This is an optimization exercise on Yosys and OpenROAD, whose aim is a short achievable clock period and few clock cycles, not a production implementation. Function was checked by simulation only, so behaviour that the tests miss may differ from the original. Some runs may be left out. An edit can pass the tests and still lose a function that they never use.

## config.mk

```make
export PLATFORM = sky130hd
export DESIGN_NAME = core_risc_v
export DESIGN_NICKNAME = core_risc_v
export VERILOG_FILES = /design/flow/design.v
export SDC_FILE = /design/flow/constraint.sdc
export NUM_CORES = 8
export LEC_CHECK = 0
export CAP_MARGIN = 20
export CORE_MARGIN = 2
export CORE_UTILIZATION = 40
export SLEW_MARGIN = 20
```

## constraint.sdc

```tcl
create_clock -name core_clock -period 25.0 [get_ports {clk_O}]
set_input_delay 5.0000 -clock core_clock [delete_from_list [all_inputs] [get_ports {clk_O}]]
set_output_delay 5.0000 -clock core_clock [all_outputs]
set_load 0.01 [all_outputs]
```

## run.sh

```bash
#!/bin/bash
# synth_recipe.tcl (not shown) runs the flow's synth.tcl, then flattens the netlist and writes it again
# the make line also repeats each setting of config.mk as NAME=value (left out here)
make -C /OpenROAD-flow-scripts/flow DESIGN_CONFIG=/design/flow/config.mk WORK_HOME=/design/flow/orfs CLKGATE_MAP_FILE= SYNTH_SCRIPT=/design/flow/synth_recipe.tcl finish
```

## design.v

```verilog
module Register #(parameter DATA_WIDTH=32, parameter [(DATA_WIDTH-1):0] dafault_D={DATA_WIDTH{1'b0}})(
  input [(DATA_WIDTH-1):0] D,
  input rst,
  input en,
  input clk,
  output reg [(DATA_WIDTH-1):0]Q
);
always @ (posedge clk, posedge rst)
begin
  if(rst==1)begin
    Q<=dafault_D;
  end
  else if (en == 1) begin
    Q<=D;
  end
  else 
	 Q<=Q;
end
endmodule
module WriteControl (
  input [4:0] sel,
  input en,
  output out0,
  output out1,
  output out2,
  output out3,
  output out4,
  output out5,
  output out6,
  output out7,
  output out8,
  output out9,
  output out10,
  output out11,
  output out12,
  output out13,
  output out14,
  output out15,
  output out16,
  output out17,
  output out18,
  output out19,
  output out20,
  output out21,
  output out22,
  output out23,
  output out24,
  output out25,
  output out26,
  output out27,
  output out28,
  output out29,
  output out30,
  output out31
);
assign out0 = ((sel == 5'd0)&&(en ==1'b1))? 1'b1: 1'b0;
assign out1 = ((sel == 5'd1)&&(en ==1'b1))? 1'b1: 1'b0;
assign out2 = ((sel == 5'd2)&&(en ==1'b1))? 1'b1: 1'b0;
assign out3 = ((sel == 5'd3)&&(en ==1'b1))? 1'b1: 1'b0;
assign out4 = ((sel == 5'd4)&&(en ==1'b1))? 1'b1: 1'b0;
assign out5 = ((sel == 5'd5)&&(en ==1'b1))? 1'b1: 1'b0;
assign out6 = ((sel == 5'd6)&&(en ==1'b1))? 1'b1: 1'b0;
assign out7 = ((sel == 5'd7)&&(en ==1'b1))? 1'b1: 1'b0;
assign out8 = ((sel == 5'd8)&&(en ==1'b1))? 1'b1: 1'b0;
assign out9 = ((sel == 5'd9)&&(en ==1'b1))? 1'b1: 1'b0;
assign out10 = ((sel == 5'd10)&&(en==1'b1))? 1'b1: 1'b0;
assign out11 = ((sel == 5'd11)&&(en==1'b1))? 1'b1: 1'b0;
assign out12 = ((sel == 5'd12)&&(en==1'b1))? 1'b1: 1'b0;
assign out13 = ((sel == 5'd13)&&(en==1'b1))? 1'b1: 1'b0;
assign out14 = ((sel == 5'd14)&&(en==1'b1))? 1'b1: 1'b0;
assign out15 = ((sel == 5'd15)&&(en==1'b1))? 1'b1: 1'b0;
assign out16 = ((sel == 5'd16)&&(en==1'b1))? 1'b1: 1'b0;
assign out17 = ((sel == 5'd17)&&(en==1'b1))? 1'b1: 1'b0;
assign out18 = ((sel == 5'd18)&&(en==1'b1))? 1'b1: 1'b0;
assign out19 = ((sel == 5'd19)&&(en==1'b1))? 1'b1: 1'b0;
assign out20 = ((sel == 5'd20)&&(en==1'b1))? 1'b1: 1'b0;
assign out21 = ((sel == 5'd21)&&(en==1'b1))? 1'b1: 1'b0;
assign out22 = ((sel == 5'd22)&&(en==1'b1))? 1'b1: 1'b0;
assign out23 = ((sel == 5'd23)&&(en==1'b1))? 1'b1: 1'b0;
assign out24 = ((sel == 5'd24)&&(en==1'b1))? 1'b1: 1'b0;
assign out25 = ((sel == 5'd25)&&(en==1'b1))? 1'b1: 1'b0;
assign out26 = ((sel == 5'd26)&&(en==1'b1))? 1'b1: 1'b0;
assign out27 = ((sel == 5'd27)&&(en==1'b1))? 1'b1: 1'b0;
assign out28 = ((sel == 5'd28)&&(en==1'b1))? 1'b1: 1'b0;
assign out29 = ((sel == 5'd29)&&(en==1'b1))? 1'b1: 1'b0;
assign out30 = ((sel == 5'd30)&&(en==1'b1))? 1'b1: 1'b0;
assign out31 = ((sel == 5'd31)&&(en==1'b1))? 1'b1: 1'b0;
endmodule
module MUX32input (
  input [4:0]sel,
  input [31:0] Q0,
  input [31:0] Q1,
  input [31:0] Q2,
  input [31:0] Q3,
  input [31:0] Q4,
  input [31:0] Q5,
  input [31:0] Q6,
  input [31:0] Q7,
  input [31:0] Q8,
  input [31:0] Q9,
  input [31:0] Q10,
  input [31:0] Q11,
  input [31:0] Q12,
  input [31:0] Q13,
  input [31:0] Q14,
  input [31:0] Q15,
  input [31:0] Q16,
  input [31:0] Q17,
  input [31:0] Q18,
  input [31:0] Q19,
  input [31:0] Q20,
  input [31:0] Q21,
  input [31:0] Q22,
  input [31:0] Q23,
  input [31:0] Q24,
  input [31:0] Q25,
  input [31:0] Q26,
  input [31:0] Q27,
  input [31:0] Q28,
  input [31:0] Q29,
  input [31:0] Q30,
  input [31:0] Q31,
  output [31:0] data
);
reg [31:0] Dout;
assign data = Dout;
always @ * begin
  case (sel)
    5'd0: Dout = Q0;
    5'd1: Dout = Q1;
    5'd2: Dout = Q2;
    5'd3: Dout = Q3;
    5'd4: Dout = Q4;
    5'd5: Dout = Q5;
    5'd6: Dout = Q6;
    5'd7: Dout = Q7;
    5'd8: Dout = Q8;
    5'd9: Dout = Q9;
    5'd10: Dout = Q10;
    5'd11: Dout = Q11;
    5'd12: Dout = Q12;
    5'd13: Dout = Q13;
    5'd14: Dout = Q14;
    5'd15: Dout = Q15;
    5'd16: Dout = Q16;
    5'd17: Dout = Q17;
    5'd18: Dout = Q18;
    5'd19: Dout = Q19;
    5'd20: Dout = Q20;
    5'd21: Dout = Q21;
    5'd22: Dout = Q22;
    5'd23: Dout = Q23;
    5'd24: Dout = Q24;
    5'd25: Dout = Q25;
    5'd26: Dout = Q26;
    5'd27: Dout = Q27;
    5'd28: Dout = Q28;
    5'd29: Dout = Q29;
    5'd30: Dout = Q30;
    5'd31: Dout = Q31;
	 default: Dout = 32'b0;
  endcase
end
endmodule  
module Registers #(parameter DATA_WIDTH=32, parameter ADDR_WIDTH=5)(
 input [(DATA_WIDTH-1):0] D,
 input clk,
 input rst,
 input en0,
 input en1,
 input en2,
 input en3,
 input en4,
 input en5,
 input en6,
 input en7,
 input en8,
 input en9,
 input en10,
 input en11,
 input en12,
 input en13,
 input en14,
 input en15,
 input en16,
 input en17,
 input en18,
 input en19,
 input en20,
 input en21,
 input en22,
 input en23,
 input en24,
 input en25,
 input en26,
 input en27,
 input en28,
 input en29,
 input en30,
 input en31,
 output [(DATA_WIDTH-1):0] Q0,
 output [(DATA_WIDTH-1):0] Q1,
 output [(DATA_WIDTH-1):0] Q2,
 output [(DATA_WIDTH-1):0] Q3,
 output [(DATA_WIDTH-1):0] Q4,
 output [(DATA_WIDTH-1):0] Q5,
 output [(DATA_WIDTH-1):0] Q6,
 output [(DATA_WIDTH-1):0] Q7,
 output [(DATA_WIDTH-1):0] Q8,
 output [(DATA_WIDTH-1):0] Q9,
 output [(DATA_WIDTH-1):0] Q10,
 output [(DATA_WIDTH-1):0] Q11,
 output [(DATA_WIDTH-1):0] Q12,
 output [(DATA_WIDTH-1):0] Q13,
 output [(DATA_WIDTH-1):0] Q14,
 output [(DATA_WIDTH-1):0] Q15,
 output [(DATA_WIDTH-1):0] Q16,
 output [(DATA_WIDTH-1):0] Q17,
 output [(DATA_WIDTH-1):0] Q18,
 output [(DATA_WIDTH-1):0] Q19,
 output [(DATA_WIDTH-1):0] Q20,
 output [(DATA_WIDTH-1):0] Q21,
 output [(DATA_WIDTH-1):0] Q22,
 output [(DATA_WIDTH-1):0] Q23,
 output [(DATA_WIDTH-1):0] Q24,
 output [(DATA_WIDTH-1):0] Q25,
 output [(DATA_WIDTH-1):0] Q26,
 output [(DATA_WIDTH-1):0] Q27,
 output [(DATA_WIDTH-1):0] Q28,
 output [(DATA_WIDTH-1):0] Q29,
 output [(DATA_WIDTH-1):0] Q30,
 output [(DATA_WIDTH-1):0] Q31
);
wire enable [DATA_WIDTH-1:0];
wire [DATA_WIDTH-1:0] Qout [DATA_WIDTH-1:0];
assign enable[0] = en0;
assign enable[1] = en1;
assign enable[2] = en2;
assign enable[3] = en3;
assign enable[4] = en4;
assign enable[5] = en5;
assign enable[6] = en6;
assign enable[7] = en7;
assign enable[8] = en8;
assign enable[9] = en9;
assign enable[10] = en10;
assign enable[11] = en11;
assign enable[12] = en12;
assign enable[13] = en13;
assign enable[14] = en14;
assign enable[15] = en15;
assign enable[16] = en16;
assign enable[17] = en17;
assign enable[18] = en18;
assign enable[19] = en19;
assign enable[20] = en20;
assign enable[21] = en21;
assign enable[22] = en22;
assign enable[23] = en23;
assign enable[24] = en24;
assign enable[25] = en25;
assign enable[26] = en26;
assign enable[27] = en27;
assign enable[28] = en28;
assign enable[29] = en29;
assign enable[30] = en30;
assign enable[31] = en31;
assign Q0 = Qout[0];
assign Q1 = Qout[1];
assign Q2 = Qout[2];
assign Q3 = Qout[3];
assign Q4 = Qout[4];
assign Q5 = Qout[5];
assign Q6 = Qout[6];
assign Q7 = Qout[7];
assign Q8 = Qout[8];
assign Q9 = Qout[9];
assign Q10 = Qout[10];
assign Q11 = Qout[11];
assign Q12 = Qout[12];
assign Q13 = Qout[13];
assign Q14 = Qout[14];
assign Q15 = Qout[15];
assign Q16 = Qout[16];
assign Q17 = Qout[17];
assign Q18 = Qout[18];
assign Q19 = Qout[19];
assign Q20 = Qout[20];
assign Q21 = Qout[21];
assign Q22 = Qout[22];
assign Q23 = Qout[23];
assign Q24 = Qout[24];
assign Q25 = Qout[25];
assign Q26 = Qout[26];
assign Q27 = Qout[27];
assign Q28 = Qout[28];
assign Q29 = Qout[29];
assign Q30 = Qout[30];
assign Q31 = Qout[31];
genvar i;
generate
	for (i=0;i<2;i=i+1) begin: R0_1
		Register #(.dafault_D(32'h0000_0000)) R (
			.D(D),
			.rst(rst),
			.en(enable[i]),
			.clk(clk),
			.Q(Qout[i])
		);
	end
	for (i=3;i<32;i=i+1) begin: R3_31
		Register #(.dafault_D(32'h0000_0000)) R (
			.D(D),
			.rst(rst),
			.en(enable[i]),
			.clk(clk),
			.Q(Qout[i])
		);
	end
endgenerate
Register #(.dafault_D(32'h7FFF_EFFC)) SP (  
			.D(D),
			.rst(rst),
			.en(enable[2]),
			.clk(clk),
			.Q(Qout[2])
		);
endmodule
module RegisterFile #(parameter DATA_WIDTH=32, parameter ADDR_WIDTH=5)(
  input clk,
  input rst,
  input we3,
  input [(ADDR_WIDTH-1):0] A1,
  input [(ADDR_WIDTH-1):0] A2,
  input [(ADDR_WIDTH-1):0] A3,
  input [(DATA_WIDTH-1):0] wd3,
  output [(DATA_WIDTH-1):0] rd1,
  output [(DATA_WIDTH-1):0] rd2
);
wire [DATA_WIDTH-1:0] Q [2**ADDR_WIDTH-1:0];  
wire en [DATA_WIDTH-1:0];  
WriteControl WC_32_regs (
.sel(A3),
.en(we3),
.out0(en[0]),
.out1(en[1]),
.out2(en[2]),
.out3(en[3]),
.out4(en[4]),
.out5(en[5]),
.out6(en[6]),
.out7(en[7]),
.out8(en[8]),
.out9(en[9]),
.out10(en[10]),
.out11(en[11]),
.out12(en[12]),
.out13(en[13]),
.out14(en[14]),
.out15(en[15]),
.out16(en[16]),
.out17(en[17]),
.out18(en[18]),
.out19(en[19]),
.out20(en[20]),
.out21(en[21]),
.out22(en[22]),
.out23(en[23]),
.out24(en[24]),
.out25(en[25]),
.out26(en[26]),
.out27(en[27]),
.out28(en[28]),
.out29(en[29]),
.out30(en[30]),
.out31(en[31])
);
Registers Regs (
 .D(wd3),
 .clk(clk),
 .rst(rst),
 .en0(1'b0),
 .en1(en[1]),
 .en2(en[2]),
 .en3(en[3]),
 .en4(en[4]),
 .en5(en[5]),
 .en6(en[6]),
 .en7(en[7]),
 .en8(en[8]),
 .en9(en[9]),
 .en10(en[10]),
 .en11(en[11]),
 .en12(en[12]),
 .en13(en[13]),
 .en14(en[14]),
 .en15(en[15]),
 .en16(en[16]),
 .en17(en[17]),
 .en18(en[18]),
 .en19(en[19]),
 .en20(en[20]),
 .en21(en[21]),
 .en22(en[22]),
 .en23(en[23]),
 .en24(en[24]),
 .en25(en[25]),
 .en26(en[26]),
 .en27(en[27]),
 .en28(en[28]),
 .en29(en[29]),
 .en30(en[30]),
 .en31(en[31]),
 .Q0(Q[0]),
 .Q1(Q[1]),
 .Q2(Q[2]),
 .Q3(Q[3]),
 .Q4(Q[4]),
 .Q5(Q[5]),
 .Q6(Q[6]),
 .Q7(Q[7]),
 .Q8(Q[8]),
 .Q9(Q[9]),
 .Q10(Q[10]),
 .Q11(Q[11]),
 .Q12(Q[12]),
 .Q13(Q[13]),
 .Q14(Q[14]),
 .Q15(Q[15]),
 .Q16(Q[16]),
 .Q17(Q[17]),
 .Q18(Q[18]),
 .Q19(Q[19]),
 .Q20(Q[20]),
 .Q21(Q[21]),
 .Q22(Q[22]),
 .Q23(Q[23]),
 .Q24(Q[24]),
 .Q25(Q[25]),
 .Q26(Q[26]),
 .Q27(Q[27]),
 .Q28(Q[28]),
 .Q29(Q[29]),
 .Q30(Q[30]),
 .Q31(Q[31])
);
MUX32input rd1Out(
  .sel(A1),
  .Q0(Q[0]),
  .Q1(Q[1]),
  .Q2(Q[2]),
  .Q3(Q[3]),
  .Q4(Q[4]),
  .Q5(Q[5]),
  .Q6(Q[6]),
  .Q7(Q[7]),
  .Q8(Q[8]),
  .Q9(Q[9]),
  .Q10(Q[10]),
  .Q11(Q[11]),
  .Q12(Q[12]),
  .Q13(Q[13]),
  .Q14(Q[14]),
  .Q15(Q[15]),
  .Q16(Q[16]),
  .Q17(Q[17]),
  .Q18(Q[18]),
  .Q19(Q[19]),
  .Q20(Q[20]),
  .Q21(Q[21]),
  .Q22(Q[22]),
  .Q23(Q[23]),
  .Q24(Q[24]),
  .Q25(Q[25]),
  .Q26(Q[26]),
  .Q27(Q[27]),
  .Q28(Q[28]),
  .Q29(Q[29]),
  .Q30(Q[30]),
  .Q31(Q[31]),
  .data(rd1)
);
MUX32input rd2Out(
  .sel(A2),
  .Q0(Q[0]),
  .Q1(Q[1]),
  .Q2(Q[2]),
  .Q3(Q[3]),
  .Q4(Q[4]),
  .Q5(Q[5]),
  .Q6(Q[6]),
  .Q7(Q[7]),
  .Q8(Q[8]),
  .Q9(Q[9]),
  .Q10(Q[10]),
  .Q11(Q[11]),
  .Q12(Q[12]),
  .Q13(Q[13]),
  .Q14(Q[14]),
  .Q15(Q[15]),
  .Q16(Q[16]),
  .Q17(Q[17]),
  .Q18(Q[18]),
  .Q19(Q[19]),
  .Q20(Q[20]),
  .Q21(Q[21]),
  .Q22(Q[22]),
  .Q23(Q[23]),
  .Q24(Q[24]),
  .Q25(Q[25]),
  .Q26(Q[26]),
  .Q27(Q[27]),
  .Q28(Q[28]),
  .Q29(Q[29]),
  .Q30(Q[30]),
  .Q31(Q[31]),
  .data(rd2)
);
endmodule
module Mux_2to1 #(parameter InLength=32)(
input [InLength-1:0]A, B,
input Sel,
output [InLength-1:0]s
);
assign s = Sel==1'b0 ? A:B;
endmodule	
module Mux_4to1 #(parameter InLength=32)(
	input [InLength-1:0]A, B, C, D,
	input [1:0]Sel,
	output reg[InLength-1:0]s
);
always @*
begin
	case (Sel)
		2'b00:s=A;
		2'b01:s=B;
		2'b10:s=C;
		2'b11:s=D;
	endcase
end
endmodule	
module adder #(parameter LENGTH = 32)(
 input signed [LENGTH-1:0] A,
 input signed [LENGTH-1:0] B,
 output reg signed [LENGTH-1:0] Result
);
wire [LENGTH-1:0] Suma;
assign Suma = A+B;      
always @ * begin
	  Result= Suma;
end
endmodule
module ALU #(parameter LENGTH = 32)(
 input signed [LENGTH-1:0] A,
 input signed [LENGTH-1:0] B,
 input [4:0] control,
 output zeroflag,
 output negativeflag,
 output reg signed [LENGTH-1:0] Result
);
wire [LENGTH-1:0] suma,resta,Land,Lor,Lxor,Sleft,Sright,SrightU,SetLess,SetLessU, Mul;
wire [LENGTH-1:0] UA, UB;
assign UA = A;
assign UB = B;
assign suma = A+B;      
assign resta = A-B;      
assign Land = A&B;  
assign Lor = A|B;   
assign Sleft = A<<({27'b0,UB[4:0]});  
assign Sright = A>>({27'b0,UB[4:0]});
assign SrightU = UA>>>({27'b0,UB[4:0]});
assign Lxor = A^B;
assign SetLess = (A<B)?1:0;
assign SetLessU = (UA<UB)?1:0;
assign Mul = A*B;
always @ * begin
	case (control)
	  5'b00000:Result= suma;
	  5'b01000:Result= resta;
	  5'b00111:Result= Land; 
	  5'b00110:Result= Lor;
	  5'b00100:Result= Lxor;
	  5'b00001:Result= Sleft;
	  5'b00101:Result= Sright;
	  5'b01101:Result= SrightU;
	  5'b00010:Result= SetLess;
	  5'b00011:Result= SetLessU;
	  5'b10000:Result= Mul;	 
	  default:Result= {LENGTH{1'b0}};
	endcase
end
assign zeroflag = (Result == {LENGTH{1'b0}})?1'b1:1'b0;	 
assign negativeflag = Result[LENGTH-1];		 
endmodule
module imm(
  input [24:0]Datain,
  input [2:0]Ins_type,
  output reg [31:0]Imm,
  output [31:0]Doutm4
);
localparam I_type			= 3'b000;   
localparam S_type			= 3'b010;   
localparam B_type			= 3'b011;   
localparam J_type			= 3'b100;   
localparam U_type			= 3'b101;   
always @* begin
	case(Ins_type)
		I_type:		Imm= {{20{Datain[24]}},Datain[24:13]};
		S_type: 		Imm= {{20{Datain[24]}},Datain[24:18],Datain[4:0]};
		B_type: 		Imm= {{19{Datain[24]}},Datain[24],Datain[0],Datain[23:18],Datain[4:1],1'b0};
		J_type: 		Imm= {{11{Datain[24]}},Datain[24],Datain[12:5],Datain[13],Datain[23:14],1'b0};
		U_type: 		Imm= {Datain[24:5],{12{1'b0}}};
		default: 	Imm=32'h00000000;
	endcase
end
assign Doutm4 = Imm + 32'hFFFF_FFFC;
endmodule
module ALU_decoder(
	input [1:0]mod,
	input [2:0]funct,
	input [1:0]ALUop,
	output reg [4:0]ALUcontrol
);
always @*
	begin
	  if (ALUop==2'b00)
	  	ALUcontrol=5'b0000;
	  else if (ALUop==2'b01)
	  	ALUcontrol=5'b1000;
	  else if (ALUop==2'b10)
	  	ALUcontrol={mod,funct};	
	  else
	  	ALUcontrol=5'b0000;
	end	
endmodule
module Control (
	input [6:0]op_inst,
	output reg [2:0] InstType,
	output reg	Jump,
					JumpR,
					Branch,
					MemRead,
					MemWrite,
					ALUsrc,
					RegWrite,
					PCSave,
	output reg [1:0] 	ALU_Op,
							MemToReg
);
localparam R_Type = 7'h33;
localparam I_Logic_Type = 7'h13;
localparam I_Load_Type = 7'h03;
localparam S_Type = 7'h23;
localparam B_Type = 7'h63;
localparam J_Type = 7'h6F;
localparam I_Jump_Type = 7'h67;
localparam U_Load_Type = 7'h37;
localparam U_Add_Type = 7'h17;
always @ * begin
	case (op_inst)
		R_Type:
		begin
			InstType = 3'b111;
			ALU_Op = 2'b10;
			Jump = 1'b0;
			JumpR = 1'b0;
			Branch = 1'b0;
			MemRead = 1'b0;
			MemToReg = 2'b00;
			MemWrite = 1'b0;
			ALUsrc = 1'b0;
			RegWrite = 1'b1;
			PCSave = 1'b0;
		end
		I_Logic_Type:
		begin
			InstType = 3'b000;
			ALU_Op = 2'b10;
			Jump = 1'b0;
			JumpR = 1'b0;
			Branch = 1'b0;
			MemRead = 1'b0;
			MemToReg = 2'b00;
			MemWrite = 1'b0;
			ALUsrc = 1'b1;
			RegWrite = 1'b1;
			PCSave = 1'b0;
		end
		I_Load_Type:
		begin
			InstType = 3'b000;
			ALU_Op = 2'b00;
			Jump = 1'b0;
			JumpR = 1'b0;
			Branch = 1'b0;
			MemRead = 1'b1;
			MemToReg = 2'b01;
			MemWrite = 1'b0;
			ALUsrc = 1'b1;
			RegWrite = 1'b1;
			PCSave = 1'b0;
		end
		S_Type:
		begin
			InstType = 3'b010;
			ALU_Op = 2'b00;
			Jump = 1'b0;
			JumpR = 1'b0;
			Branch = 1'b0;
			MemRead = 1'b0;
			MemToReg = 2'b00;
			MemWrite = 1'b1;
			ALUsrc = 1'b1;
			RegWrite = 1'b0;
			PCSave = 1'b0;
		end
		B_Type:
		begin
			InstType = 3'b011;
			ALU_Op = 2'b01;
			Jump = 1'b0;
			JumpR = 1'b0;
			Branch = 1'b1;
			MemRead = 1'b0;
			MemToReg = 2'b00;
			MemWrite = 1'b0;
			ALUsrc = 1'b0;
			RegWrite = 1'b0;
			PCSave = 1'b0;
		end
		J_Type:
		begin
			InstType = 3'b100;
			ALU_Op = 2'b00;
			Jump = 1'b1;
			JumpR = 1'b0;
			Branch = 1'b0;
			MemRead = 1'b0;
			MemToReg = 2'b10;
			MemWrite = 1'b0;
			ALUsrc = 1'b0;
			RegWrite = 1'b1;
			PCSave = 1'b0;
		end
		I_Jump_Type:
		begin
			InstType = 3'b000;
			ALU_Op = 2'b00;
			Jump = 1'b0;
			JumpR = 1'b1;
			Branch = 1'b0;
			MemRead = 1'b0;
			MemToReg = 2'b10;
			MemWrite = 1'b0;
			ALUsrc = 1'b1;
			RegWrite = 1'b1;
			PCSave = 1'b0;
		end
		U_Load_Type:
		begin
			InstType = 3'b101;
			ALU_Op = 1'b00;
			Jump = 1'b0;
			JumpR = 1'b0;
			Branch = 1'b0;
			MemRead = 1'b0;
			MemToReg = 2'b11;
			MemWrite = 1'b0;
			ALUsrc = 1'b0;
			RegWrite = 1'b1;
			PCSave = 1'b0;
		end
		U_Add_Type:
		begin
			InstType = 3'b101;
			ALU_Op = 1'b00;
			Jump = 1'b0;
			JumpR = 1'b0;
			Branch = 1'b0;
			MemRead = 1'b0;
			MemToReg = 2'b10;
			MemWrite = 1'b0;
			ALUsrc = 1'b0;
			RegWrite = 1'b1;
			PCSave = 1'b1;
		end
		default:
		begin
			InstType = 3'b000;
			ALU_Op = 1'b00;
			Jump = 1'b0;
			JumpR = 1'b0;
			Branch = 1'b0;
			MemRead = 1'b0;
			MemToReg = 2'b00;
			MemWrite = 1'b0;
			ALUsrc = 1'b0;
			RegWrite = 1'b0;
			PCSave = 1'b0;
		end
	endcase
end
endmodule
module Control_unit_riscv(
		input [1:0] mod,
		input [6:0] opcode,
		input [2:0] funct3,
		output	Jump, 
					JumpR, 
					Branch, 
					MemRead, 
					MemWrite, 
					ALUsrc, 
					RegWrite, 
					PCSave,
					BNEinst, 
					BEQinst,
		output [1:0] MemToReg,
		output [4:0] ALUcontrol,
		output [2:0] InstType
);
wire [2:0] Inst_Type;
wire [1:0] mod2, ALUop;
assign BNEinst = (funct3 == 3'b001)? 1'b1: 1'b0;
assign BEQinst = (funct3 == 3'b000)? 1'b1: 1'b0;
assign InstType = Inst_Type;
assign mod2 = (Inst_Type ==  3'b111)? mod: 2'b0;
ALU_decoder ALUControl(
	.funct(funct3),
	.mod(mod2),
	.ALUop(ALUop),
	.ALUcontrol(ALUcontrol)
);
Control ControlModule(
	.op_inst(opcode),
	.InstType(Inst_Type),
	.Jump(Jump),
	.JumpR(JumpR),
	.Branch(Branch),
	.MemRead(MemRead),
	.MemWrite(MemWrite),
	.ALUsrc(ALUsrc),
	.RegWrite(RegWrite),
	.PCSave(PCSave),
	.ALU_Op(ALUop),
	.MemToReg(MemToReg)
);
endmodule
module core_risc_v #(parameter DATA_WIDTH = 32, parameter ADDR_WIDTH = 32)(
	input clk_O,
	input rst,
	output [(ADDR_WIDTH-1):0] PC,
	input [31:0] Instr_out,
	input [(DATA_WIDTH-1):0] data_o_map,
 	output MemWrite,
	output MemRead,
	output [(ADDR_WIDTH-1):0] Result,
	output [(DATA_WIDTH-1):0] rd2
);
wire JumpR,  PCWrite, RegWrite, zeroflag, PCen, bbeq, bbne, branch, srcB, PCSave;
wire [31:0] ToRegs, nxt_PC, Data_A, Imm, WD3_Out, ImmM4, pc_adder, pc_add_imm, PCadded, Data_B;
wire [1:0] MemToReg;
wire [4:0] ALUcontrol;
wire [2:0] Ins_type;
assign PCen = (zeroflag & bbeq & branch) | (~zeroflag & bbne & branch) | PCWrite;
Register #(.DATA_WIDTH(32), .dafault_D(32'h0040_0000)) PCReg(
.D(nxt_PC),
.rst(rst),
.en(1'b1),
.clk(clk_O),
.Q(PC)
);
adder PC_adder(
.A(PC),
.B(32'h0000_0004),
.Result(pc_adder)
);
adder PC_add_imm(
.A(PC),
.B(Imm),
.Result(pc_add_imm)
);
Mux_2to1 #(.InLength(32))pc_src(
.A(PCadded), 
.B(Result),
.Sel(JumpR), 
.s(nxt_PC)
); 
Mux_2to1 #(.InLength(32))pc_adders(
.A(pc_adder), 
.B(pc_add_imm),
.Sel(PCen), 
.s(PCadded)
);
Mux_2to1 #(.InLength(32))pc_save(
.A(pc_adder), 
.B(pc_add_imm),
.Sel(PCSave), 
.s(ToRegs)
);
Mux_4to1 #(.InLength(32))data_pc_rd(
.A(Result), 
.B(data_o_map),  
.C(ToRegs),
.D(Imm),
.Sel(MemToReg),
.s(WD3_Out)
);
RegisterFile RegFile(
.clk(clk_O),
.rst(rst),
.we3(RegWrite),
.A1(Instr_out[19:15]),
.A2(Instr_out[24:20]),
.A3(Instr_out[11:7]),
.wd3(WD3_Out),
.rd1(Data_A),
.rd2(rd2)
); 
imm GenImm(
  .Datain(Instr_out[31:7]),
  .Ins_type(Ins_type),
  .Imm(Imm),
  .Doutm4(ImmM4)
);
Mux_2to1 #(.InLength(32))src_B(
.A(rd2), 
.B(Imm),
.Sel(srcB),  
.s(Data_B)
);
ALU ALU_Block(
.A(Data_A),
.B(Data_B),
.control(ALUcontrol),
.zeroflag(zeroflag),
.negativeflag(),
.Result(Result)
);
Control_unit_riscv cu_riscV(
	.mod({Instr_out[25],Instr_out[30]}),
	.opcode(Instr_out[6:0]),
	.funct3(Instr_out[14:12]),
	.Jump(PCWrite), 
	.JumpR(JumpR), 
	.MemRead(MemRead), 
	.MemWrite(MemWrite), 
	.ALUsrc(srcB), 
	.RegWrite(RegWrite), 
	.PCSave(PCSave),
	.MemToReg(MemToReg),
	.ALUcontrol(ALUcontrol),
	.Branch(branch), 
	.BNEinst(bbne), 
	.BEQinst(bbeq),
	.InstType(Ins_type)
);
endmodule
```

Figure 1. Wires at chosen ports, followed through buffers (run 1).
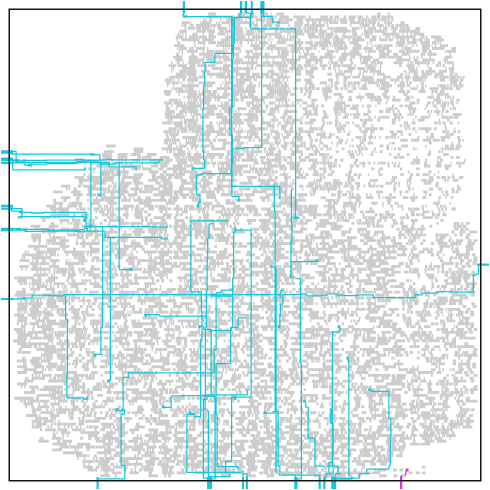
color	port	bits	direction	edge	end cells	buffers	wire
magenta	rst	1	input	bottom	1	1	9.00 um
cyan	rd2	32	output	15 bottom, 10 left, 6 top, 1 right	32	32	7000 um

Figure 2. Placement density heat map (run 1).
The die is cut into 22 by 22 equal tiles; dark purple is low, yellow is high, 0 to 100% covered.
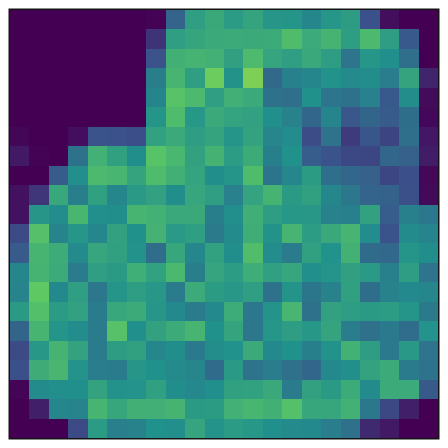
tiles over 75% full	0.40%
mean over tiles	42%
emptiest ninth of the die	upper left
nearly empty tiles	13%

Figure 3. The whole layout, all layers (run 1).
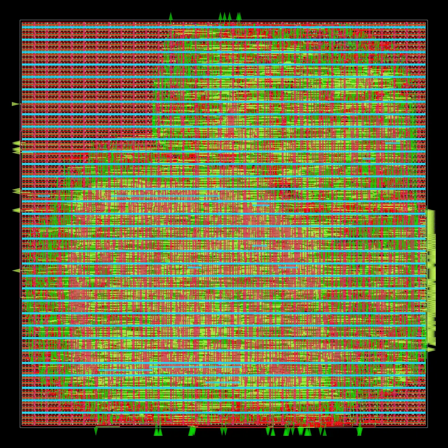
Routed WL: 447000 um
Die Wd: 446 um
Die Y: 446 um
I/O pin count: 164
die footprint: 199000 um2

==> reports/results.txt, run 1 <==
# nets final -> 9815
detailed placement HPWL -> 305000 um
Util after Layout -> 44.9%
Setup-failing EPs final -> 0
WHS -> 0.498 ns
Hold Path Origin -> RegFile.Regs.SP.Q[29]
Mapped Area -> 78100 um2
fill count -> 18902
PortBufs -> 163
Synth Flop Type -> dfrtp_1
Seq. cell area -> 25700 um2
synth top area cells -> dfrtp_1 (32%), fa_1 (11%), nand2_1 (7.0%)
DR pass1 iterations -> 13
Critical Path Start -> Instr_out[24]
leading area contributor after synthesis -> dfrtp_1
Final Hold Vio Count -> 0
status -> complete, no violations
total number of vias -> 82774
Top reg by flops -> RegFile.Regs.R3_31.R.Q
Setup Crit Path Kind -> in2out
Hold EP -> RegFile.Regs.SP.Q[29]
R2R depth -> 41
Setup WS pre-CTS -> 1.67 ns
Largest register FFs -> 928
final worst-path setup slack -> 1.15 ns
Seq cells post-synth -> 1024
WP depth -> 40
most common cell after layout, fill and taps aside -> nand2_1
Placed Instance Area -> 83500 um2
area occupied by multi-input gates -> 48300 um2
Initial Util -> 40.2%
crit path DAT -> 18.85 ns
crit end category -> output pin
Inst Count DP -> 11491
Seq Cell Count -> 1024
NonClk Buf Share -> 4.93%
hold path cells -> 2
Peak Freq -> 41.9 MHz
r2r setup slk -> 11.40 ns
clock buffer count -> 158
number of global-route vias before repair -> 77599
Avg Synthesized Cell Area -> 8.47 um2
Post-Layout Cell Count -> 11731
clock sinks -> 1024
multi-input gates -> 6854
EDFF count, synth -> 0
GRT overflow -> 0
Rel. slew slack -> 16.4%
Clock transition at path regs -> 0.07 ns
Met2 Wirelength -> 170000 um
sequential share of cell area -> 29.4%
DR vias/cell -> 7.06
multi-input combinational area share -> 55.4%
Synth Area in Adders -> 15.0%
Max-Cap Viols -> 0
simple-gate share of the synthesized area -> 19.2%
Non-clk invs -> 568
asr flop ratio synth -> 100%
CP endpoint -> Result[31]
final worst path period share -> 95.4%
finished layout cell area -> 87200 um2
total track usage -> 43.9%
# Taps -> 2542
RSZ-0062 raised after global routing -> no
n_diodes -> 42
met1 wire length -> 163000 um
Final Skew -> 0.0536 ns
most frequent cells in the layout -> nand2_1 (1426), dfrtp_1 (995), o21ai_0 (967)
count leader, synth -> nand2_1
first-pass GRT wire length -> 617000 um
Testbench counts for the RTL of run 1, summed over its fixed seeds: cycles 49,391.
==> run 2: too many edits to list; what changed since run 1 <==
design.v: 958 -> 1325 lines; modules unchanged: 0
  mul_stage1: new, 971 lines
  mul_stage2: new, 102 lines
  core_risc_v: edited, 110 -> 252 lines
  removed: Register, WriteControl, MUX32input, Registers, RegisterFile, Mux_2to1, Mux_4to1, adder, ALU, imm, ALU_decoder, Control, Control_unit_riscv
==> module mul_stage2 as of run 2 <==
module mul_stage2(input [159:0] rows, output [31:0] p);
wire w804 = rows[7] ^ rows[39] ^ rows[71];
wire w805 = (rows[7] & rows[39]) | (rows[7] & rows[71]) | (rows[39] & rows[71]);
wire w806 = rows[16] ^ rows[48] ^ rows[80];
wire w807 = (rows[16] & rows[48]) | (rows[16] & rows[80]) | (rows[48] & rows[80]);
wire w808 = rows[17] ^ rows[49] ^ rows[81];
wire w809 = (rows[17] & rows[49]) | (rows[17] & rows[81]) | (rows[49] & rows[81]);
wire w810 = rows[18] ^ rows[50] ^ rows[82];
wire w811 = (rows[18] & rows[50]) | (rows[18] & rows[82]) | (rows[50] & rows[82]);
wire w812 = rows[19] ^ rows[51] ^ rows[83];
wire w813 = (rows[19] & rows[51]) | (rows[19] & rows[83]) | (rows[51] & rows[83]);
wire w814 = rows[20] ^ rows[52] ^ rows[84];
wire w815 = (rows[20] & rows[52]) | (rows[20] & rows[84]) | (rows[52] & rows[84]);
wire w816 = rows[21] ^ rows[53] ^ rows[85];
wire w817 = (rows[21] & rows[53]) | (rows[21] & rows[85]) | (rows[53] & rows[85]);
wire w818 = rows[22] ^ rows[54] ^ rows[86];
wire w819 = (rows[22] & rows[54]) | (rows[22] & rows[86]) | (rows[54] & rows[86]);
wire w820 = rows[23] ^ rows[55] ^ rows[87];
wire w821 = (rows[23] & rows[55]) | (rows[23] & rows[87]) | (rows[55] & rows[87]);
wire w822 = rows[24] ^ rows[56] ^ rows[88];
wire w823 = (rows[24] & rows[56]) | (rows[24] & rows[88]) | (rows[56] & rows[88]);
wire w824 = rows[25] ^ rows[57] ^ rows[89];
wire w825 = (rows[25] & rows[57]) | (rows[25] & rows[89]) | (rows[57] & rows[89]);
wire w826 = rows[26] ^ rows[58] ^ rows[90];
wire w827 = (rows[26] & rows[58]) | (rows[26] & rows[90]) | (rows[58] & rows[90]);
wire w828 = rows[27] ^ rows[59] ^ rows[91];
wire w829 = (rows[27] & rows[59]) | (rows[27] & rows[91]) | (rows[59] & rows[91]);
wire w830 = rows[28] ^ rows[60] ^ rows[92];
wire w831 = (rows[28] & rows[60]) | (rows[28] & rows[92]) | (rows[60] & rows[92]);
wire w832 = rows[29] ^ rows[61] ^ rows[93];
wire w833 = (rows[29] & rows[61]) | (rows[29] & rows[93]) | (rows[61] & rows[93]);
wire w834 = rows[30] ^ rows[62] ^ rows[94];
wire w835 = (rows[30] & rows[62]) | (rows[30] & rows[94]) | (rows[62] & rows[94]);
wire w836 = rows[31] ^ rows[63] ^ rows[95];
wire w837 = w805 ^ rows[8] ^ rows[40];
wire w838 = (w805 & rows[8]) | (w805 & rows[40]) | (rows[8] & rows[40]);
wire w839 = w819 ^ w820 ^ rows[119];
wire w840 = (w819 & w820) | (w819 & rows[119]) | (w820 & rows[119]);
wire w841 = w821 ^ w822 ^ rows[120];
wire w842 = (w821 & w822) | (w821 & rows[120]) | (w822 & rows[120]);
wire w843 = w823 ^ w824 ^ rows[121];
wire w844 = (w823 & w824) | (w823 & rows[121]) | (w824 & rows[121]);
wire w845 = w825 ^ w826 ^ rows[122];
wire w846 = (w825 & w826) | (w825 & rows[122]) | (w826 & rows[122]);
wire w847 = w827 ^ w828 ^ rows[123];
wire w848 = (w827 & w828) | (w827 & rows[123]) | (w828 & rows[123]);
wire w849 = w829 ^ w830 ^ rows[124];
wire w850 = (w829 & w830) | (w829 & rows[124]) | (w830 & rows[124]);
wire w851 = w831 ^ w832 ^ rows[125];
wire w852 = (w831 & w832) | (w831 & rows[125]) | (w832 & rows[125]);
wire w853 = w833 ^ w834 ^ rows[126];
wire w854 = (w833 & w834) | (w833 & rows[126]) | (w834 & rows[126]);
wire w855 = w835 ^ w836 ^ rows[127];
wire w856 = w838 ^ rows[9] ^ rows[41];
wire w857 = (w838 & rows[9]) | (w838 & rows[41]) | (rows[9] & rows[41]);
wire w858 = w857 ^ rows[10] ^ rows[42];
wire w859 = (w857 & rows[10]) | (w857 & rows[42]) | (rows[10] & rows[42]);
wire w860 = w859 ^ rows[11] ^ rows[43];
wire w861 = (w859 & rows[11]) | (w859 & rows[43]) | (rows[11] & rows[43]);
wire w862 = w861 ^ rows[12] ^ rows[44];
wire w863 = (w861 & rows[12]) | (w861 & rows[44]) | (rows[12] & rows[44]);
wire w864 = w863 ^ rows[13] ^ rows[45];
wire w865 = (w863 & rows[13]) | (w863 & rows[45]) | (rows[13] & rows[45]);
wire w866 = w865 ^ rows[14] ^ rows[46];
wire w867 = (w865 & rows[14]) | (w865 & rows[46]) | (rows[14] & rows[46]);
wire w868 = w867 ^ rows[15] ^ rows[47];
wire w869 = (w867 & rows[15]) | (w867 & rows[47]) | (rows[15] & rows[47]);
wire w870 = w869 ^ w806 ^ rows[112];
wire w871 = (w869 & w806) | (w869 & rows[112]) | (w806 & rows[112]);
wire w872 = w871 ^ w807 ^ w808;
wire w873 = (w871 & w807) | (w871 & w808) | (w807 & w808);
wire w874 = w873 ^ w809 ^ w810;
wire w875 = (w873 & w809) | (w873 & w810) | (w809 & w810);
wire w876 = w875 ^ w811 ^ w812;
wire w877 = (w875 & w811) | (w875 & w812) | (w811 & w812);
wire w878 = w877 ^ w813 ^ w814;
wire w879 = (w877 & w813) | (w877 & w814) | (w813 & w814);
wire w880 = w879 ^ w815 ^ w816;
wire w881 = (w879 & w815) | (w879 & w816) | (w815 & w816);
wire w882 = w881 ^ w817 ^ w818;
wire w883 = (w881 & w817) | (w881 & w818) | (w817 & w818);
wire w884 = w883 ^ w839 ^ rows[151];
wire w885 = (w883 & w839) | (w883 & rows[151]) | (w839 & rows[151]);
wire w886 = w885 ^ w840 ^ w841;
wire w887 = (w885 & w840) | (w885 & w841) | (w840 & w841);
wire w888 = w887 ^ w842 ^ w843;
wire w889 = (w887 & w842) | (w887 & w843) | (w842 & w843);
wire w890 = w889 ^ w844 ^ w845;
wire w891 = (w889 & w844) | (w889 & w845) | (w844 & w845);
wire w892 = w891 ^ w846 ^ w847;
wire w893 = (w891 & w846) | (w891 & w847) | (w846 & w847);
wire w894 = w893 ^ w848 ^ w849;
wire w895 = (w893 & w848) | (w893 & w849) | (w848 & w849);
wire w896 = w895 ^ w850 ^ w851;
wire w897 = (w895 & w850) | (w895 & w851) | (w850 & w851);
wire w898 = w897 ^ w852 ^ w853;
wire w899 = (w897 & w852) | (w897 & w853) | (w852 & w853);
wire w900 = w899 ^ w854 ^ w855;
wire [31:0] x = {w900, w898, w896, w894, w892, w890, w888, w886, w884, w882, w880, w878, w876, w874, w872, w870, w868, w866, w864, w862, w860, w858, w856, w837, w804, rows[6], rows[5], rows[4], rows[3], rows[2], rows[1], rows[0]};
wire [31:0] y = {1'b0, 1'b0, 1'b0, 1'b0, 1'b0, 1'b0, 1'b0, 1'b0, 1'b0, 1'b0, 1'b0, 1'b0, 1'b0, 1'b0, 1'b0, 1'b0, 1'b0, 1'b0, 1'b0, 1'b0, 1'b0, 1'b0, 1'b0, 1'b0, 1'b0, 1'b0, 1'b0, 1'b0, 1'b0, 1'b0, rows[33], 1'b0};
assign p = x + y;
endmodule
Figure 4. Wires at chosen ports, followed through buffers (run 2).
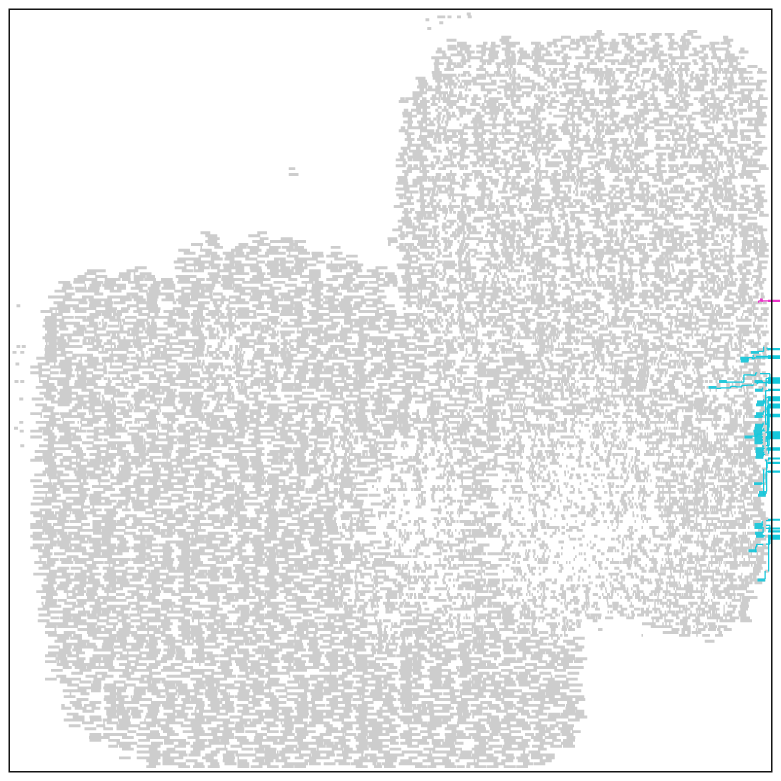
PortBufs: 163

==> reports/results.txt, run 2 <==
Setup Crit Path Kind -> reg2reg (was in2out)
I/O pin count -> 164 (unchanged)
crit end category -> flop (was output pin)
Seq Cell Count -> 4240 (was 1024)
Non-clk invs -> 623 (was 568)
most frequent cells in the layout -> edfxtp_1 (2905), mux2_2 (1132), dfrtp_1 (1059) (was nand2_1 (1426), dfrtp_1 (995), o21ai_0 (967))
multiplexer share of the synthesized area -> 16.8% (was 3.44%)
leading area contributor after synthesis -> edfxtp_1 (was dfrtp_1)
final worst-path setup slack -> 14.76 ns (was 1.15 ns)
clock buffer count -> 569 (was 158)
Die Wd -> 710 um (was 446 um)
RSZ-0062 raised after global routing -> no (unchanged)
count leader, synth -> edfxtp_1 (was nand2_1)
multi-input gates -> 7632 (was 6854)
simple-gate share of the synthesized area -> 5.44% (was 19.2%)
clock sinks -> 4240 (was 1024)
finished layout cell area -> 225000 um2 (was 87200 um2)
CTS root buf -> clkbuf_16 (unchanged)
final worst path period share -> 41.0% (was 95.4%)
XOR/XNOR Fraction of Synth Area -> 1.63% (was 1.62%)
# Taps -> 6655 (was 2542)
status -> complete, no violations (unchanged)
initial drt markers -> 21572 (was 15746)
crit path max-delay cell type -> fa_1 (was clkdlybuf4s50_1)
Period minus WS final -> 10.24 ns (was 23.85 ns)
fill count -> 43472 (was 18902)
Syn Inst Count -> 13449 (was 9225)
number of non-clock buffers -> 599 (was 506)
Inst Count DP -> 19746 (was 11491)
Largest cell class -> registers (was multi-input gates)
Largest stage delay, worst path -> 0.43 ns (was 1.21 ns)
Mapped Area -> 199000 um2 (was 78100 um2)
Synth Flop Type -> edfxtp_1 (was dfrtp_1)
total number of vias -> 132069 (was 82774)
Final Hold Vio Count -> 0 (unchanged)
DRC -> 0 (unchanged)
commonest cells in the synthesized netlist -> edfxtp_1 (2905), mux2_2 (1132), dfrtp_1 (1067) (was nand2_1 (1450), dfrtp_1 (995), o21ai_0 (988))
main combinational cell family by area after synthesis -> multiplexers (was compound AO/OA/AOI/OAI gates)
Setup WS pre-CTS -> 14.87 ns (was 1.67 ns)
total track usage -> 28.9% (was 43.9%)
Peak Freq -> 97.7 MHz (was 41.9 MHz)
asr flop ratio synth -> 25.8% (was 100%)
WHS -> 0.355 ns (was 0.498 ns)
DR vias/cell -> 6.42 (was 7.06)
NonClk Buf Share -> 2.27% (was 4.93%)
Post-Layout Cell Count -> 20574 (was 11731)
Most common cell on crit path -> fa_1
Avg Synthesized Cell Area -> 14.8 um2 (was 8.47 um2)
largest net degree at the start of global routing -> 162 (was 186)
Routed WL -> 745000 um (was 447000 um)
met1 wire length -> 285000 um (was 163000 um)
n_diodes -> 8 (was 42)
Hold Path Origin -> pc_e[5] (was RegFile.Regs.SP.Q[29])
Largest register FFs -> 2048 (was 928)
most common cell after layout, fill and taps aside -> edfxtp_1 (was nand2_1)
# nets final -> 14188 (was 9815)
row count -> 259 (was 162)
CTS Buf Count -> 437 (was 105)
Met2 Wirelength -> 324000 um (was 170000 um)
top sig layer -> met5 (unchanged)
WP depth -> 38 (was 40)
Tightest Hold Check Type -> reg2reg (unchanged)
worst path required time -> 25.91 ns (was 20.00 ns)
first-pass GRT wire length -> 1020000 um (was 617000 um)
share of cells above drive strength 1 -> 24.4% (was 10.2%)
r2r setup slk -> 14.76 ns (was 11.40 ns)
Max-Cap Viols -> 0 (unchanged)
Layout area overhead -> 13.0% (was 11.7%)
number of global-route vias before repair -> 127119 (was 77599)
crit path DAT -> 11.15 ns (was 18.85 ns)
area occupied by multi-input gates -> 74800 um2 (was 48300 um2)
Final Skew -> 0.115 ns (was 0.0536 ns)
CP max FO -> 1 (was 20)
die footprint -> 503000 um2 (was 199000 um2)
detailed placement HPWL -> 442000 um (was 305000 um)
Synth Area in Adders -> 5.35% (was 15.0%)
CP endpoint -> wb_val[31] (was Result[31])
Die Y -> 710 um (was 446 um)
R2R depth -> 38 (was 41)
Setup-failing EPs final -> 0 (unchanged)
clk cell area share -> 6.61% (was 4.00%)
Seq cells post-synth -> 4240 (was 1024)
hold path cells -> 0 (was 2)
EDFF count, synth -> 2905 (was 0)
Seq. cell area -> 120000 um2 (was 25700 um2)
multi-input combinational area share -> 33.2% (was 55.4%)
initial antenna violation count -> 44 (was 35)
CTS tree -> built (unchanged)
Top reg by flops -> btb_tgt (was RegFile.Regs.R3_31.R.Q)
sequential share of cell area -> 53.1% (was 29.4%)
Hold EP -> bu_idx[3] (was RegFile.Regs.SP.Q[29])
Placed Instance Area -> 210000 um2 (was 83500 um2)
Clock transition at path regs -> 0.07 ns (about the same)
DR pass1 iterations -> 10 (was 13)
largest registers -> btb_tgt: 2048 flops, rf: 992 flops, btb_tag: 512 flops
Critical Path Start -> MUL2.rows[7] (was Instr_out[24])
Rel. slew slack -> 14.4% (was 16.4%)
synth top area cells -> edfxtp_1 (44%), dfrtp_1 (13%), mux4_2 (9.0%) (was dfrtp_1 (32%), fa_1 (11%), nand2_1 (7.0%))
GRT overflow -> 0 (unchanged)
met2 Usage GRT -> 42.9% (was 58.4%)
GR Util met1 -> 39.3% (was 56.1%)
Yosys top cell area share -> 43.8% (was 31.9%)
Testbench counts for the RTL of run 2, summed over its fixed seeds: cycles 52,735.
Figure 5. Placement density heat map (run 2).
The die is cut into 35 by 35 equal tiles; dark purple is low, yellow is high, 0 to 100% covered.
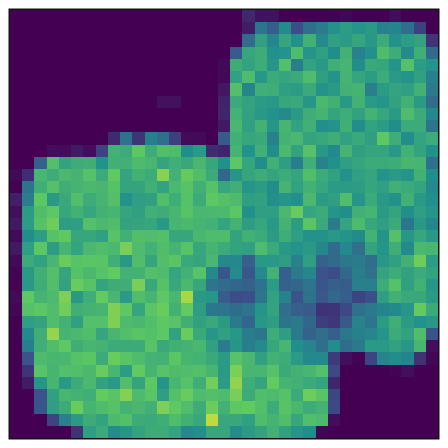
total core area: 497000 um2
Initial Util: 40.1%
Util after Layout: 45.3%

-- what the ideal ports hide --
How much do the figures lean on ideal ports? The routed layouts below were timed once more, with nothing changed but the port constraints. Step 1 (the two cells are an assumption about what drives the block):
set clk [get_ports {clk_O}]
set_driving_cell -lib_cell sky130_fd_sc_hd__clkbuf_16 $clk
set_driving_cell -lib_cell sky130_fd_sc_hd__buf_2 [delete_from_list [all_inputs] $clk]
Step 2 adds t to the input delays and takes it off the output delays; t is the mean of the earliest and latest rising clock arrival at the registers after step 1. Input paths then give back, and output paths get back, about the clock's delay inside the block. Three values: no drivers, after step 1, after step 2; two values: the first two.
run	t, ns	setup WS [ns]	hold slack, ns	worst slew at a driven data input, ns
run 1	0.885	1.146 / 1.084 / 1.084	0.498 / 0.498 / 0.498	0.14
run 2	1.127	14.762 / 14.762 / 14.762	0.355 / 0.355 / 0.355	0.07
After both steps setup and hold are still met in every run listed. For run 1, which loses most, drivers alone change the setup slack by -0.062 ns; drivers and shift together by -0.062 ns.
